Context: an optimization exercise on an open-source flow, tuned for small area, a short achievable clock period and few clock cycles per item. The choices shown serve that exercise and are no tape-out recipe. In this exercise RTL edits were held to simulation tests only and were not proved equivalent to the original. Not every run is shown, and edits may drop behaviour that the tests do not exercise.

==> design/flow/design.v <==
module divider #(MANT_BITS=23, EXP_BITS=8)(
	input wire clk,
	input wire reset_n,
	input wire input_valid,
	input logic [EXP_BITS+MANT_BITS:0] in_a,
	input logic [EXP_BITS+MANT_BITS:0] in_b,
	output logic [EXP_BITS+MANT_BITS:0] data_out,
	output logic output_valid
);
enum logic [2:0]{
	WAIT 		= 3'b000,
	INIT 		= 3'b001,
	CALC_EXP 	= 3'b010,
	INC_EXP 	= 3'b011,
	OVERFLOW 	= 3'b100,
	DATA_OUT 	= 3'b101,
	CHECK		= 3'b110,
	CALC_MANT 	= 3'b111
} ps, ns;
logic [EXP_BITS+MANT_BITS:0] data_a;
logic [EXP_BITS+MANT_BITS:0] data_b;
logic [EXP_BITS+1:0] exp;  
logic [((MANT_BITS)*2+1)-1:0] mant;	 
wire exp_a_0;
wire exp_b_0;
logic need_to_shift;
logic greater_than_max;
logic less_than_min;
logic underflow;
logic [EXP_BITS-1:0] exp_out;
logic signed [EXP_BITS+1:0] e1;  
logic signed [EXP_BITS+1:0] e2;	 
always_ff @ (posedge clk)
begin
	if(ps == WAIT)
		output_valid <= 0;
	else if(ps == INIT)
	begin
		data_a <= in_a;
		data_b <= in_b;
		exp <= 0;
		mant <= 0;
	end
	else if(ps == CALC_MANT)
	begin
		mant <= {exp_a_0,data_a[MANT_BITS-1:0],{MANT_BITS{1'b0}}} / {{MANT_BITS{1'b0}},exp_b_0,data_b[MANT_BITS-1:0]};
	end
	else if(ps == CALC_EXP)
	begin
		if(((e1 - e2) >= 2**(EXP_BITS))) begin
			exp <= 2**(EXP_BITS+1)-1;
			mant <= 0;
		end
		else if((e1 == 2**(EXP_BITS-1)) && (e2 == 2**(EXP_BITS-1))) begin  
			exp <= 2**(EXP_BITS+1)-1;
			mant <= {(MANT_BITS+1)*2{1'b1}};
		end
		else if((e1 != 2**(EXP_BITS-1)) && (e2 == 2**(EXP_BITS-1))) begin  
			exp <= 2**(EXP_BITS-1);  
			mant <= 0;
		end
		else if((e1 == 2**(EXP_BITS-1)) && (e2 != 2**(EXP_BITS-1))) begin  
			exp <= 2**(EXP_BITS+1)-1;
			mant <= 0;
		end
		else if(data_b[EXP_BITS+MANT_BITS-1:0] == 0) begin  
			exp <= 2**(EXP_BITS+1)-1;
			mant <= {(MANT_BITS+1)*2{1'b1}};
		end
		else if(data_a[EXP_BITS+MANT_BITS-1:0] == 0) begin  
			exp <= 2**(EXP_BITS-1);  
			mant <= 0;
		end
		else if(((e1-e2) > 2-2**(EXP_BITS)) && ((e1-e2) < 2**(EXP_BITS))) 
			exp <= e1 - e2 + 2**(EXP_BITS)-1;
		else if(((e1 - e2) == 2-2**(EXP_BITS-1)) && (mant[MANT_BITS*2:MANT_BITS+1] == 0))  
			exp <= 2**(EXP_BITS-1);  
		else if(((e1 - e2) == 2-2**(EXP_BITS-1)) && (mant[MANT_BITS*2:MANT_BITS+1] != 0))
			exp <= 2**(EXP_BITS-1) + 1;  
		else
		begin
			exp <= 2**(EXP_BITS-1);  
			mant <= 0;
		end
		data_out[EXP_BITS+MANT_BITS] <= data_a[EXP_BITS+MANT_BITS] ^ data_b[EXP_BITS+MANT_BITS];
	end
	else if(ps == INC_EXP)
	begin
		if(greater_than_max && (mant[MANT_BITS*2:MANT_BITS] >= 1 || mant == 0) ) begin
			exp <= 2**(EXP_BITS-1) + 2**(EXP_BITS)-1;  
			mant <= 0;
		end
		else if(less_than_min && mant == 0 && !underflow) begin
			exp <= 2**(EXP_BITS-1);  
		end
		else if(less_than_min && mant != 0 && !underflow) begin
			exp <= exp + 1;
			mant <= mant >> 1;
		end
		else if(underflow && mant[MANT_BITS*2:MANT_BITS] == 1) begin
			exp <= 2**(EXP_BITS-1) + 1;  
		end
		else if(underflow && mant[MANT_BITS*2:MANT_BITS] != 1) begin
			exp <= 2**(EXP_BITS-1);  
		end
		else if(mant[MANT_BITS*2:MANT_BITS+1] != 0) 
		begin
			exp <= exp + 1;
			mant <= mant >> 1;
		end
		else if(exp == -(2**(EXP_BITS-1) - 2) + 2**(EXP_BITS) - 1 && mant[MANT_BITS] == 0) begin
			exp <= -(2**(EXP_BITS-1) - 2) + 2**(EXP_BITS) - 2;
		end
		else
		begin
			exp <= exp - 1;
			mant <= mant << 1;
		end
	end
	else if(ps == OVERFLOW)
	begin
		exp <= 2**(EXP_BITS+1)-1;
		mant <= 0;
	end
	else if(ps == DATA_OUT)
	begin
		data_out[EXP_BITS+MANT_BITS-1:0] <= {exp_out,mant[MANT_BITS-1:0]};
		output_valid <= 1;
	end
end
always_comb
begin
	if(data_a[EXP_BITS+MANT_BITS-1:MANT_BITS] != 0)
		e1 = data_a[EXP_BITS+MANT_BITS-1:MANT_BITS] - (2**(EXP_BITS-1)-1);
	else
		e1 = 2-2**(EXP_BITS-1);
end
always_comb
begin
	if(data_b[EXP_BITS+MANT_BITS-1:MANT_BITS] != 0)
		e2 = data_b[EXP_BITS+MANT_BITS-1:MANT_BITS] - (2**(EXP_BITS-1)-1);
	else
		e2 = 2-2**(EXP_BITS-1);
end
always_comb begin
	if(greater_than_max) begin  
		need_to_shift = 1;
	end
	else if(less_than_min) begin  
		need_to_shift = 1;
	end
	else begin  
		if(((mant[MANT_BITS*2:MANT_BITS+1] == 1) || (mant[MANT_BITS*2:MANT_BITS-1] == 1)) && ps == INC_EXP)
			need_to_shift = 0;
		else if(ps != INC_EXP && ((mant[MANT_BITS*2:MANT_BITS] == 1 && exp_out > 0) || (mant[MANT_BITS*2:MANT_BITS] == 0 && exp_out == 0) ))
			need_to_shift = 0;
		else
			need_to_shift = 1;
	end
end
assign greater_than_max = exp > 2**(EXP_BITS-1) - 1 + 2**(EXP_BITS) - 1;
assign less_than_min = exp < -(2**(EXP_BITS-1) - 2) + 2**(EXP_BITS) - 1; 
assign underflow = exp == -(2**(EXP_BITS-1) - 2) + 2**(EXP_BITS) - 1 ; 
assign exp_a_0 = | data_a[EXP_BITS+MANT_BITS-1:MANT_BITS];
assign exp_b_0 = | data_b[EXP_BITS+MANT_BITS-1:MANT_BITS];
assign exp_out = exp - (2**(EXP_BITS)-1) + (2**(EXP_BITS-1)-1);
always_comb
begin
	case(ps)
		WAIT:
			if(input_valid)
				ns = INIT;
			else
				ns = WAIT;
		INIT:
			ns = CALC_MANT;
		CALC_MANT:
			ns = CALC_EXP;
		CALC_EXP:
			ns = CHECK;
		CHECK:
			if(need_to_shift && !exp[EXP_BITS+1])
				ns = INC_EXP;
			else if(exp[EXP_BITS+1])
				ns = OVERFLOW;
			else
				ns = DATA_OUT;
		INC_EXP:
			if(exp[EXP_BITS+1])
				ns = OVERFLOW;
			else if(need_to_shift && !(greater_than_max && mant == 0) && !(less_than_min && mant == 0) && !underflow )
				ns = INC_EXP;
			else
				ns = DATA_OUT;
		OVERFLOW:
			ns = DATA_OUT;
		DATA_OUT:	
			ns = WAIT;
	endcase
end
always_ff @ (posedge clk, negedge reset_n)
begin
	if(!reset_n)
		ps <= WAIT;
	else
		ps <= ns;
end
endmodule
==> design/flow/run.sh <==
#!/bin/bash
# synth_recipe.tcl (not shown) runs the flow's synth.tcl, then flattens the netlist and writes it again
# the make line also repeats each setting of config.mk as NAME=value (left out here)
make -C /OpenROAD-flow-scripts/flow DESIGN_CONFIG=/design/flow/config.mk WORK_HOME=/design/flow/orfs CLKGATE_MAP_FILE= SYNTH_SCRIPT=/design/flow/synth_recipe.tcl finish
==> design/flow/config.mk <==
export PLATFORM = sky130hd
export DESIGN_NAME = divider
export DESIGN_NICKNAME = divider
export VERILOG_FILES = /design/flow/design.v
export SDC_FILE = /design/flow/constraint.sdc
export NUM_CORES = 4
export LEC_CHECK = 0
export CAP_MARGIN = 20
export CORE_MARGIN = 2
export CORE_UTILIZATION = 40
export SLEW_MARGIN = 20
==> design/flow/constraint.sdc <==
create_clock -name core_clock -period 160.0 [get_ports {clk}]
set_input_delay 32.0000 -clock core_clock [delete_from_list [all_inputs] [get_ports {clk}]]
set_output_delay 32.0000 -clock core_clock [all_outputs]
set_load 0.01 [all_outputs]
Figure 1. Metal layers overlaid (run 1).
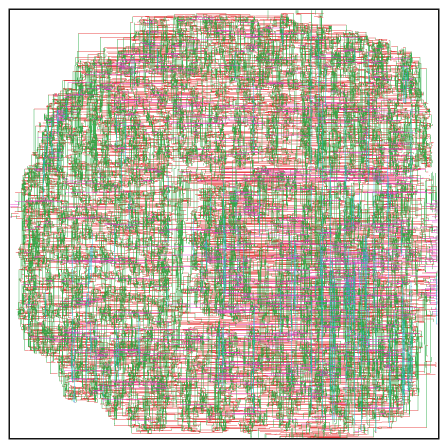
legend:
  cyan:
    layer: met4
    wire_length: 6870 um
  red:
    layer: met1
    wire_length: 124 mm
  magenta:
    layer: met3
    wire_length: 18400 um
  green:
    layer: met2
    wire_length: 111 mm
wire per inst: 22.6 um
gr usage total: 30.2%
WL final: 260 mm
via count: 71751

Figure 2. PDN straps and rails (run 1).
Pins as bars on the die edge.
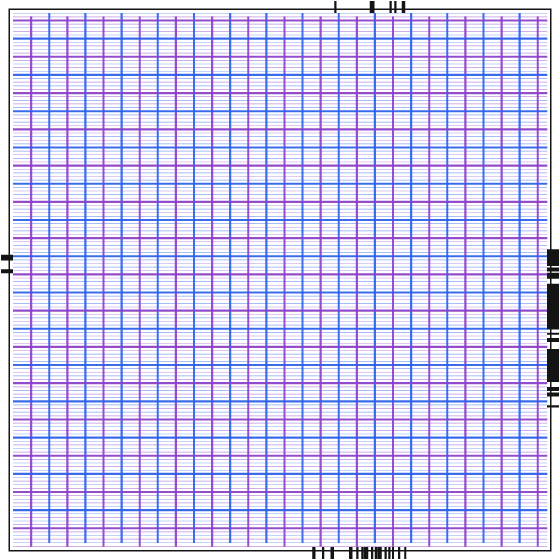
legend:
  blue:
    net: VDD
  purple:
    net: VSS
met5 straps: 29
met1 rails: 148
Die Y: 405 um
die width: 405 um
Core Box Area: 0.160 mm2

Figure 3. Local utilization (run 1).
20 x 20 tiles, from dark blue (low) to red (high), 0 to 100% covered.
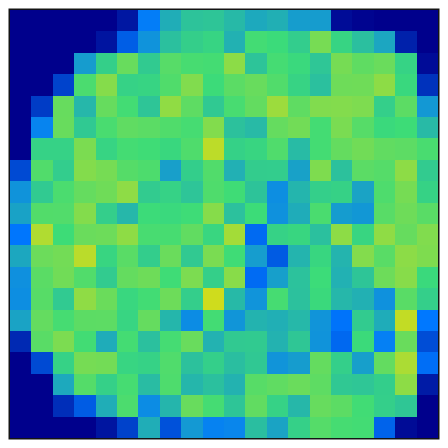
emptiest ninth of the die: upper left
fullest tile: 69%
nearly empty tiles: 8.3%
mean over tiles: 42%
Initial Util: 40.2%
Final Util: 44.7%

Figure 4. The worst timing path (run 1).
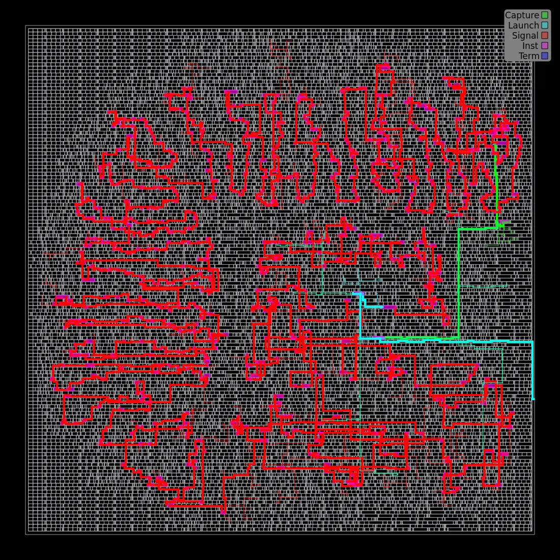
worst setup margin: 10.87 ns
Finished Layout Cells: 11507

==> run 1: layout make-up <==
cell class              instances  area share (%)
clock buffers                  17           0.594
clock inverters                15           0.266
flip-flops and latches        157            6.55
inverters                     388            2.03
repair buffers                443            5.12
well taps                    2160            3.77
multi-input cells            8326            81.7
diodes                          1         0.00350
==> run 1: flip-flops by register name (all words and copies together), names as in the netlist <==
signal and count:
output_valid 1, mant 47, data_b 32, exp 10, data_a 32, data_out 32
ps 3
==> run 1: cell families (layout without fill, tap and decap cells) <==
logic type / count (synthesis) / count (layout) / share of synthesized area, %
DFF: 157 / 157 / 7.29
AOI/OAI and AO/OA: 3105 / 3105 / 31.9
xor gates and xnor gates: 682 / 682 / 9.34
adders and majority gates: 852 / 852 / 16.6
buffers and inverters: 687 / 863 / 4.29
muxes: 217 / 217 / 3.70
other: 0 / 1 / 0
and+or+nand+nor: 3469 / 3470 / 26.8
==> run 1: placed cells by master (no fill, tap or decap), types with 51 or more instances in the layout <==
master           instances
nand2b_1               204
xor2_1                 235
nand3_1                284
nor3_1                 270
nand4_1                153
nor2_1                 907
and4_1                  51
or3_1                   91
a211oi_1                65
o21ai_1                103
inv_1                  360
mux2_2                 149
o31ai_1                101
buf_4                  332
edfxtp_1               153
and3_1                  91
o21a_1                 249
and2_1                  93
nor2b_1                 87
a31oi_1                 96
o21ai_0                432
a21oi_1                885
xnor2_1                441
clkdlybuf4s50_1         99
o211ai_1                82
a21o_1                 367
mux2i_1                 51
ha_1                   845
o21bai_1                58
or2_2                  113
nand2_1                800
nor4_1                  64
==> run 1: stage by stage <==
stage | area (um2) | TNS, ns | utilization [%] | setup slack [ns]
after global routing | 71600 | -0.569 | 44.7 | -0.569
after CTS | 69600 | 0 | 43.4 | 0.00452
after floorplan | 64300 | 0 | - | 0.0772
after detailed placement | 68800 | -2.27 | 42.9 | -2.27
final | 71600 | 0 | 44.7 | 10.87
after global placement | 68800 | -0.530 | 42.9 | -0.530
==> run 1: routing by layer <==
| layer | up-vias | part of all wire, % |
|---|---|---|
| li1 | 34693 | - |
| met1 | 34196 | 48 |
| met2 | 2539 | 43 |
| met3 | 323 | 7.1 |
| met4 | 0 | 2.6 |
| met5 | - | 0 |
==> run 1: repair_timing <==
action                     CTS  global route
setup endpoints to repair    2             4
gates resized for setup     32           360
pin swaps                    0            54
cloned                       0             1
hold buffers                 0             0
buffers inserted             0            93
==> results.py, run 1 <==
metrics = {
    "timing": {
        "fmax_mhz": 6.71,
        "fin_crit_sh_pct": 93.2,
        "period_needed_ns": 149.13,
        "whs_ns": 0.492,
        "hold_violations": 0,
    },
    "logic_synthesis": {
        "synth_cells": 9169,
        "avgSynthCellArea_um2": 7.02,
        "async_flop_share_pct": 1.91,
        "synthTopCellsByArea": "ha_1, a21oi_1, edfxtp_1",
        "yosys_warnings": 1,
        "yosysTopAreaCellShare_pct": 16.5,
        "yosysMostFrequentCell": "a21oi_1",
        "synthesis.area_mm2": 0.0643,
    },
    "grt": {
        "grt_max_degree": 77,
        "use_met3_pct": 3.12,
        "busiest_layer": "met2",
        "grt_pass1_wl_mm": 392,
        "overflow": 0,
        "grtUsageMet1_pct": 44.3,
    },
    "critical_path": {
        "crit_buf_inv": 53,
        "rrSetupSlack_ns": 10.87,
        "path_class": "reg2reg",
        "critPathRequiredTime_ns": 160.23,
        "max_stage_delay_ns": 0.56,
        "crit_path_start": "data_a[28]$_DFFE_PP_",
        "cp_slowest_cell": "or4_1",
        "worstPathArrival_ns": 149.36,
        "r2r_start": "data_a[28]$_DFFE_PP_",
        "crit_path_frequent_cell": "a21o_1",
    },
    "run_status": {
        "status": "finished clean",
    },
    "cts": {
        "cts.clk_slew.worst_paths_ns": 0.07,
        "htreeDepth": 4,
        "cts-root-buf": "clkbuf_16",
    },
    "hold_path": {
        "min_path_cells": 2,
        "min-delay-start": "output_valid$_SDFFE_PP0P_",
        "min_path_type": "reg2reg",
    },
    "finish": {
        "layout-drive-gt1-share_pct": 11.2,
        "nFillCells": 16542,
    },
    "placed_design": {
        "port_buffers": 99,
        "dp.cells": 11379,
    },
    "die": {
        "die_area_mm2": 0.164,
    },
    "routing": {
        "drc": 0,
    },
}
Testbench counts for the RTL of run 1, summed over its fixed seeds: cycles 20,773, items 3,200.
Figure 5. Gate-type map (run 1).
The bar under the picture is 100 um long.
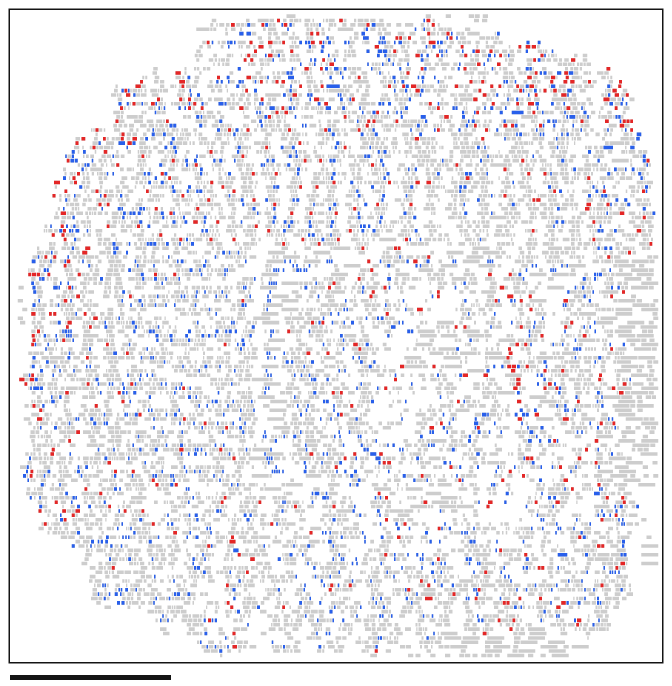

## Run 2: what changed since run 1
==> design/flow/design.v (replaced) <==
module divider #(MANT_BITS=23, EXP_BITS=8)(
	input wire clk,
	input wire reset_n,
	input wire input_valid,
	input logic [EXP_BITS+MANT_BITS:0] in_a,
	input logic [EXP_BITS+MANT_BITS:0] in_b,
	output logic [EXP_BITS+MANT_BITS:0] data_out,
	output logic output_valid
);
localparam int K  = 8;
localparam int NC = 24 / K;
localparam logic [2:0] S_IDLE = 3'd0, S_FAST = 3'd1, S_DONE = 3'd2, S_CLR0 = 3'd3,
                       S_CLR  = 3'd4, S_DIV  = 3'd5, S_INFC = 3'd6;
logic [2:0]  st, st_n;
logic [1:0]  fc;                  
logic [24:0] R, R_n;              
logic [23:0] B, B_n;              
logic [23:0] Q, Q_n;              
logic signed [9:0] X, X_n;        
logic [7:0]  ea_r, eb_r;
logic        s_r;
logic        ov_n;
always_ff @(posedge clk) begin
	ea_r <= in_a[30:23];
	eb_r <= in_b[30:23];
	s_r  <= in_a[31] ^ in_b[31];
end
wire [24:0] a_in = {1'b0, |in_a[30:23], in_a[22:0]};
wire [23:0] b_in = {|in_b[30:23], in_b[22:0]};
logic [24:0] r [0:K];
logic [K-1:0] q;                  
always_comb begin
	r[0] = R;
	for (int i = 0; i < K; i++) begin
		logic [25:0] d;
		d = {1'b0, r[i]} - {2'b0, B};
		q[K-1-i] = ~d[25];
		r[i+1] = d[25] ? {r[i][23:0], 1'b0} : {d[23:0], 1'b0};
	end
end
wire [7:0] eap = (ea_r == 8'd0) ? 8'd1 : ea_r;
wire [7:0] ebp = (eb_r == 8'd0) ? 8'd1 : eb_r;
wire signed [9:0] ea_s = {2'b0, eap};
wire signed [9:0] eb_s = {2'b0, ebp};
wire signed [9:0] Ef = ea_s - eb_s + 10'sd127;
wire a_max = &ea_r;
wire b_max = &eb_r;
wire a_min = ~|ea_r;
wire b_min = ~|eb_r;
wire a_zero = a_min && (R[22:0] == 23'd0);       
wire b_zero = b_min && (B == 24'd0);
wire inf_sp  = a_max || (!b_max && b_zero);
wire zero_sp = b_max || a_zero;
wire q_zero = (Q == 24'd0);
wire last   = (fc == 2'(NC-1));
wire q23    = (NC == 1) ? q[K-1] : Q[K*(NC-1)-1];
wire signed [9:0] Xfast = Ef - {9'd0, ~q23};
wire fast_ok = !a_max && !b_max && !a_min && !b_min && (Xfast >= 10'sd1) && (Xfast <= 10'sd254);
wire zf = (X <= Ef);              
wire signed [9:0] Xm1 = X - 10'sd1;
wire start = input_valid && (st == S_IDLE || st == S_DONE);
always_comb begin
	st_n = st;
	R_n  = r[1];
	Q_n  = {Q[22:0], 1'b0};
	X_n  = X;
	B_n  = b_in;
	case (st)
		S_IDLE, S_DONE: begin
			st_n = start ? S_FAST : S_IDLE;
			R_n  = a_in;
		end
		S_FAST: begin
			R_n = r[K];
			if (last && !q23) Q_n = {Q[22-K:0], q, 1'b0};
			else              Q_n = {Q[23-K:0], q};
			X_n = Xfast;
			if (last) st_n = fast_ok ? S_DONE : S_CLR0;
		end
		S_CLR0: begin
			R_n  = a_in;
			X_n  = Ef + 10'sd24;
			st_n = S_CLR;
		end
		S_CLR: begin
			R_n = a_in;
			B_n = B[23] ? B : {B[22:0], 1'b0};
			X_n = B[23] ? X : X + 10'sd1;
			if (q_zero && (B[23] || inf_sp || zero_sp)) begin
				if (inf_sp) begin
					X_n = 10'sd255; st_n = S_DONE;
				end else if (zero_sp || X <= 10'sd1) begin
					X_n = 10'sd0; st_n = S_DONE;
				end else
					st_n = S_DIV;
			end
		end
		S_DIV: begin
			B_n = B;
			Q_n = {Q[22:0], q[K-1] & ~zf};
			X_n = Xm1;
			if (Q[22]) begin
				if (Xm1 >= 10'sd256 || (Xm1 == 10'sd255 && Xm1 <= Ef)) st_n = S_INFC;
				else st_n = S_DONE;
			end else if (X <= 10'sd2 || (zf && q_zero)) begin
				X_n = 10'sd0; st_n = S_DONE;
			end
		end
		S_INFC: begin
			X_n = 10'sd255;
			if (q_zero) st_n = S_DONE;
		end
		default: st_n = S_IDLE;
	endcase
end
assign ov_n = (st_n == S_DONE);
always_ff @(posedge clk, negedge reset_n) begin
	if (!reset_n) begin
		st <= S_IDLE;
		output_valid <= 1'b0;
	end else begin
		st <= st_n;
		output_valid <= ov_n;
	end
end
always_ff @(posedge clk) begin
	fc <= (st == S_FAST) ? fc + 2'd1 : 2'd0;
	R <= R_n;
	B <= B_n;
	Q <= Q_n;
	X <= X_n;
end
assign data_out = {s_r, X[7:0], Q[22:0]};
endmodule
--- a/design/flow/config.mk
+++ b/design/flow/config.mk
@@ -7,5 +7,5 @@
 export LEC_CHECK = 0
 export CAP_MARGIN = 20
 export CORE_MARGIN = 2
-export CORE_UTILIZATION = 40
+export CORE_UTILIZATION = 60
 export SLEW_MARGIN = 20
Figure 6. Gate-type map (run 2).
The bar under the picture is 50 um long.
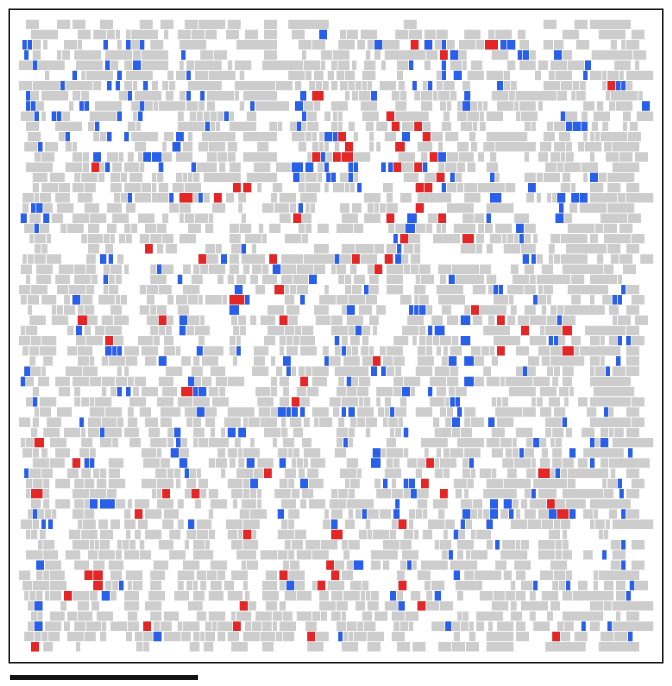
legend:
  red:
    family: AND and OR gates
    cells: 86
    where: widely spread
  blue:
    family: NAND gates
    cells: 298
    where: widely spread
Finished Layout Cells: 2661
most common cell after layout, fill and taps aside: ha_1
multi-input logic portion of the cell area: 74.4%

Figure 7. Local utilization (run 2).
17 x 17 tiles, from dark blue (low) to red (high), 0 to 100% covered.
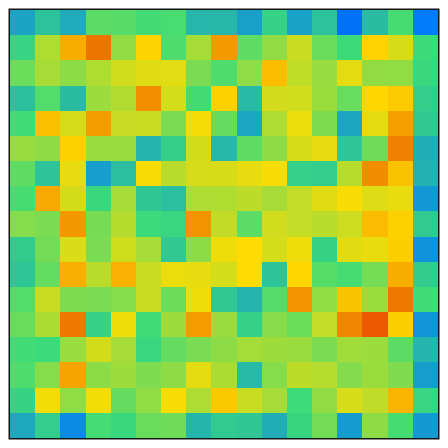
tiles over 75% full: 13%
fullest tile: 90%
mean over tiles: 60%
Core Box Area: 0.0285 mm2
Initial Util: 60.6%

==> run 2 against run 1 <==
Critical path type is now reg2out. Critical path depth is 912 lower. Via count is 76% lower. Global-route usage is 5.0 points higher. Flip-flop and latch count is 51 lower. Largest cell class unchanged. First-iteration DRC count is 73% lower. Core utilization is 21 points higher. Cell area is 74% lower. Count of clock-buffer cells in the layout is 6 lower. Still clean on timing, DRC and antenna.
==> results.py, run 2 <==
metrics = {
    "timing": {
        "clock-skew-final_ns": 0.0130,
        "finalWorstSetupSlack_ns": 126.38,
        "maxSlewViolCount": 0,
        "period_needed_ns": 33.62,
        "fin_crit_sh_pct": 21.0,
        "rsz0062_at_grt": "no",
        "finalSetupViolCount": 0,
        "hold_violations": 0,
        "tns_ns": 0,
        "fmax_mhz": 29.7,
        "worstMarginPinSlew_ns": 1.11,
        "slew_headroom_pct": 26.1,
    },
    "run": {
        "cap_violations": 0,
    },
    "critical_path": {
        "start_kind": "register",
        "cp_slowest_cell": "edfxtp_1",
        "rrSetupSlack_ns": 129.10,
        "worstPathArrival_ns": 1.62,
        "worstPathCellList": "clkdlybuf4s50_1",
        "critPathRequiredTime_ns": 128.00,
        "cp_num_cells": 1,
        "r2r_start": "B[1]$_DFFE_PP_",
        "crit_path_end_kind": "output pin",
        "path_class": "reg2out",
        "crit_buf_inv": 1,
        "cp_max_fo": 11,
        "ff2ff_path_depth": 101,
        "max_stage_delay_ns": 0.62,
        "critPathTopFamily": "flip-flops",
        "worstReg2RegEnd": "R[14]$_DFF_P_",
    },
    "grt": {
        "overflow": 0,
        "first_global_vias": 16412,
        "grt_pass1_wl_mm": 86.1,
        "grt_max_degree": 50,
        "antenna_found_initial": 0,
    },
    "hold_path": {
        "min_to": "fc[0]$_SDFF_PN0_",
        "min_path_cells": 1,
        "min_path_type": "reg2reg",
        "min-delay-start": "fc[0]$_SDFF_PN0_",
    },
    "cts": {
        "clkLatencyLatePin_ns": 0.38,
        "cts_setup_buffers": 0,
        "numCtsBuffers": 9,
        "clock_sinks": 106,
        "cts.clk_slew.worst_paths_ns": 0.08,
        "cts_resized": 0,
        "cts_buffer_depth": 2,
        "cts-root-buf": "clkbuf_16",
        "htreeDepth": 3,
        "cts_tree": "yes",
        "ctsHoldBuffers": 0,
    },
    "logic_synthesis": {
        "synthDistinctLibCells": 97,
        "yosysMostFrequentCell": "ha_1",
        "synth_common_cells": "ha_1, a21oi_1, nor2_1",
        "synthesis.area_mm2": 0.0173,
        "async_flop_share_pct": 3.77,
        "ys_seq_area_share_pct": 14.3,
        "muxShareOfSynthArea_pct": 8.03,
        "synth_compound_area_share_pct": 26.1,
        "yosys.area_share.simple_pct": 19.5,
        "synth-xor-area-share_pct": 9.66,
        "synth_top_family_by_area": "compound AO/OA/AOI/OAI gates",
        "synthAdderAreaFrac_pct": 16.5,
        "avgSynthCellArea_um2": 7.68,
        "yosysTopAreaCellShare_pct": 16.2,
        "synth_seq_cells": 106,
        "syn-num-nets": 2547,
        "synthTopCellsByArea": "ha_1, dfxtp_1, xnor2_1",
        "synth_largest_area_cell": "ha_1",
        "synth_enable_flop_cells": 34,
        "yosys_warnings": 2,
        "synth_top_flop_cell": "dfxtp_1",
        "synth_cells": 2253,
    },
    "placed_design": {
        "placed_cell_area_mm2": 0.0183,
        "port_buffers": 99,
        "globalplace.congestion": 0.957,
        "place_hpwl_mm": 43.0,
        "pre_cts_ws_ns": 126.52,
    },
    "finish": {
        "fin_area_mm2": 0.0186,
        "nets": 2566,
        "top_register": "R",
        "biggestRegsByFlops": "R (25), B (24), Q (24)",
        "layout-drive-gt1-share_pct": 7.03,
        "largest_reg_flops": 25,
        "diodes": 0,
        "synthToLayoutAreaGrowth_pct": 7.63,
        "layout_common_cells": "ha_1, a21oi_1, nor2_1, nand2_1, o21ai_0",
    },
    "die": {
        "die_w_um": 174,
        "fp.dieH_um": 174,
        "die_area_mm2": 0.0302,
        "rows": 62,
        "io_pins": 100,
    },
    "routing": {
        "drt_iter0_drc": 1788,
        "routed_via_density": 6.55,
        "drc": 0,
        "drt-pass1-iter-count": 6,
        "ant_nets": 0,
    },
    "run_status": {
        "status": "finished clean",
    },
}
Testbench counts for the RTL of run 2, summed over its fixed seeds: cycles 12,800, items 3,200.
Figure 8. Metal layers overlaid (run 2).
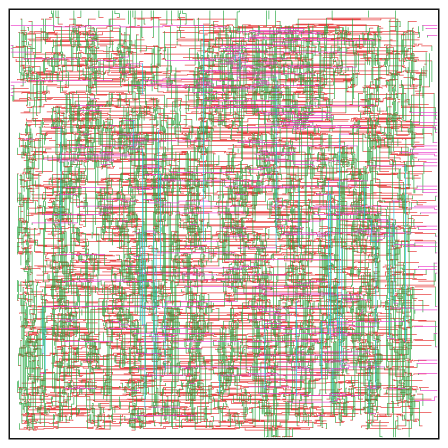
legend:
  cyan:
    layer: met4
    wire_length: 1310 um
  green:
    layer: met2
    wire_length: 23.3 mm
  magenta:
    layer: met3
    wire_length: 4160 um
  red:
    layer: met1
    wire_length: 25.2 mm
wire per inst: 20.3 um
gr usage total: 35.2%
via count: 17429
WL final: 54.0 mm

## run 2: cell families (layout without fill, tap and decap cells)
| group | Yosys count | after routing |
|---|---|---|
| adder cells (fa/ha/maj) | 227 | 227 |
| AND/OR/NAND/NOR | 687 | 687 |
| flip-flops | 106 | 106 |
| XOR/XNOR | 190 | 190 |
| multiplexers | 122 | 122 |
| AO/OA/AOI/OAI | 702 | 702 |
| buffers and inverters | 219 | 243 |
## run 2: how the worst max path moves through the flow
stage,from,end,slack (ns)
3_5_place_dp,in_a[23],R[23]$_DFF_P_,126.52
2_1_floorplan,in_a[24],R[23]$_DFF_P_,127.15
6_report,X[0]$_DFFE_PP_,data_out[23],126.38
4_1_cts,X[1]$_DFFE_PP_,data_out[24],126.40
3_3_place_gp,in_a[24],R[23]$_DFF_P_,126.59
5_1_grt,X[1]$_DFFE_PP_,data_out[24],126.35
## run 2: layer usage
metal	vias up	GRT usage, %	routed length (um)
met5	-	0	0
met4	0	10.1	1310
met3	75	4.93	4160
met2	686	55.2	23300
met1	8339	50.3	25200
li1	8329	-	-
## run 2: stage by stage
| step | cells | hold WS [ns] | utilization [%] |
|---|---|---|---|
| global placement | 2645 | 0.400 | 64.2 |
| global route | 2661 | 0.445 | 65.2 |
| floorplan | 2253 | 0.393 | - |
| detailed placement | 2645 | 0.410 | 64.2 |
| finish | 2661 | 0.421 | 65.2 |
| CTS | 2661 | 0.421 | 65.2 |
## run 2: layout make-up
| type | count | area (um2) |
|---|---|---|
| clock buffer | 11 | 243 |
| clock inverter | 5 | 46.3 |
| fill | 2590 | 9920 |
| inverter | 115 | 432 |
| multi-input combinational | 1928 | 13900 |
| sequential | 106 | 2480 |
| tap | 384 | 480 |
| timing repair buffer | 112 | 1090 |

-- afterwards: timing with drivers on the ports --
The flow's constraints put no driver on any port. The routed layouts listed below were extracted and timed again, unchanged, in two steps.
Step 1: set_driving_cell puts a clkbuf_16 on clk and a buf_2 on each other input, an assumption about the parent block.
Step 2 adds t to the input delays and takes it off the output delays; t is the mean of the earliest and latest rising clock arrival at the registers after step 1. Input paths then give back, and output paths get back, about the clock's delay inside the block.
a / b / c = ideal / step 1 / step 2; a / b = the first two.
run	t (ns)	slack for setup (ns)	worst register clock-pin slew, ns
run 1	0.561	10.868 / 10.868 / 10.868	0.09 / 0.09
run 2	0.425	126.376 / 126.322 / 126.500	0.08 / 0.08
After both steps setup and hold are still met in every run listed.
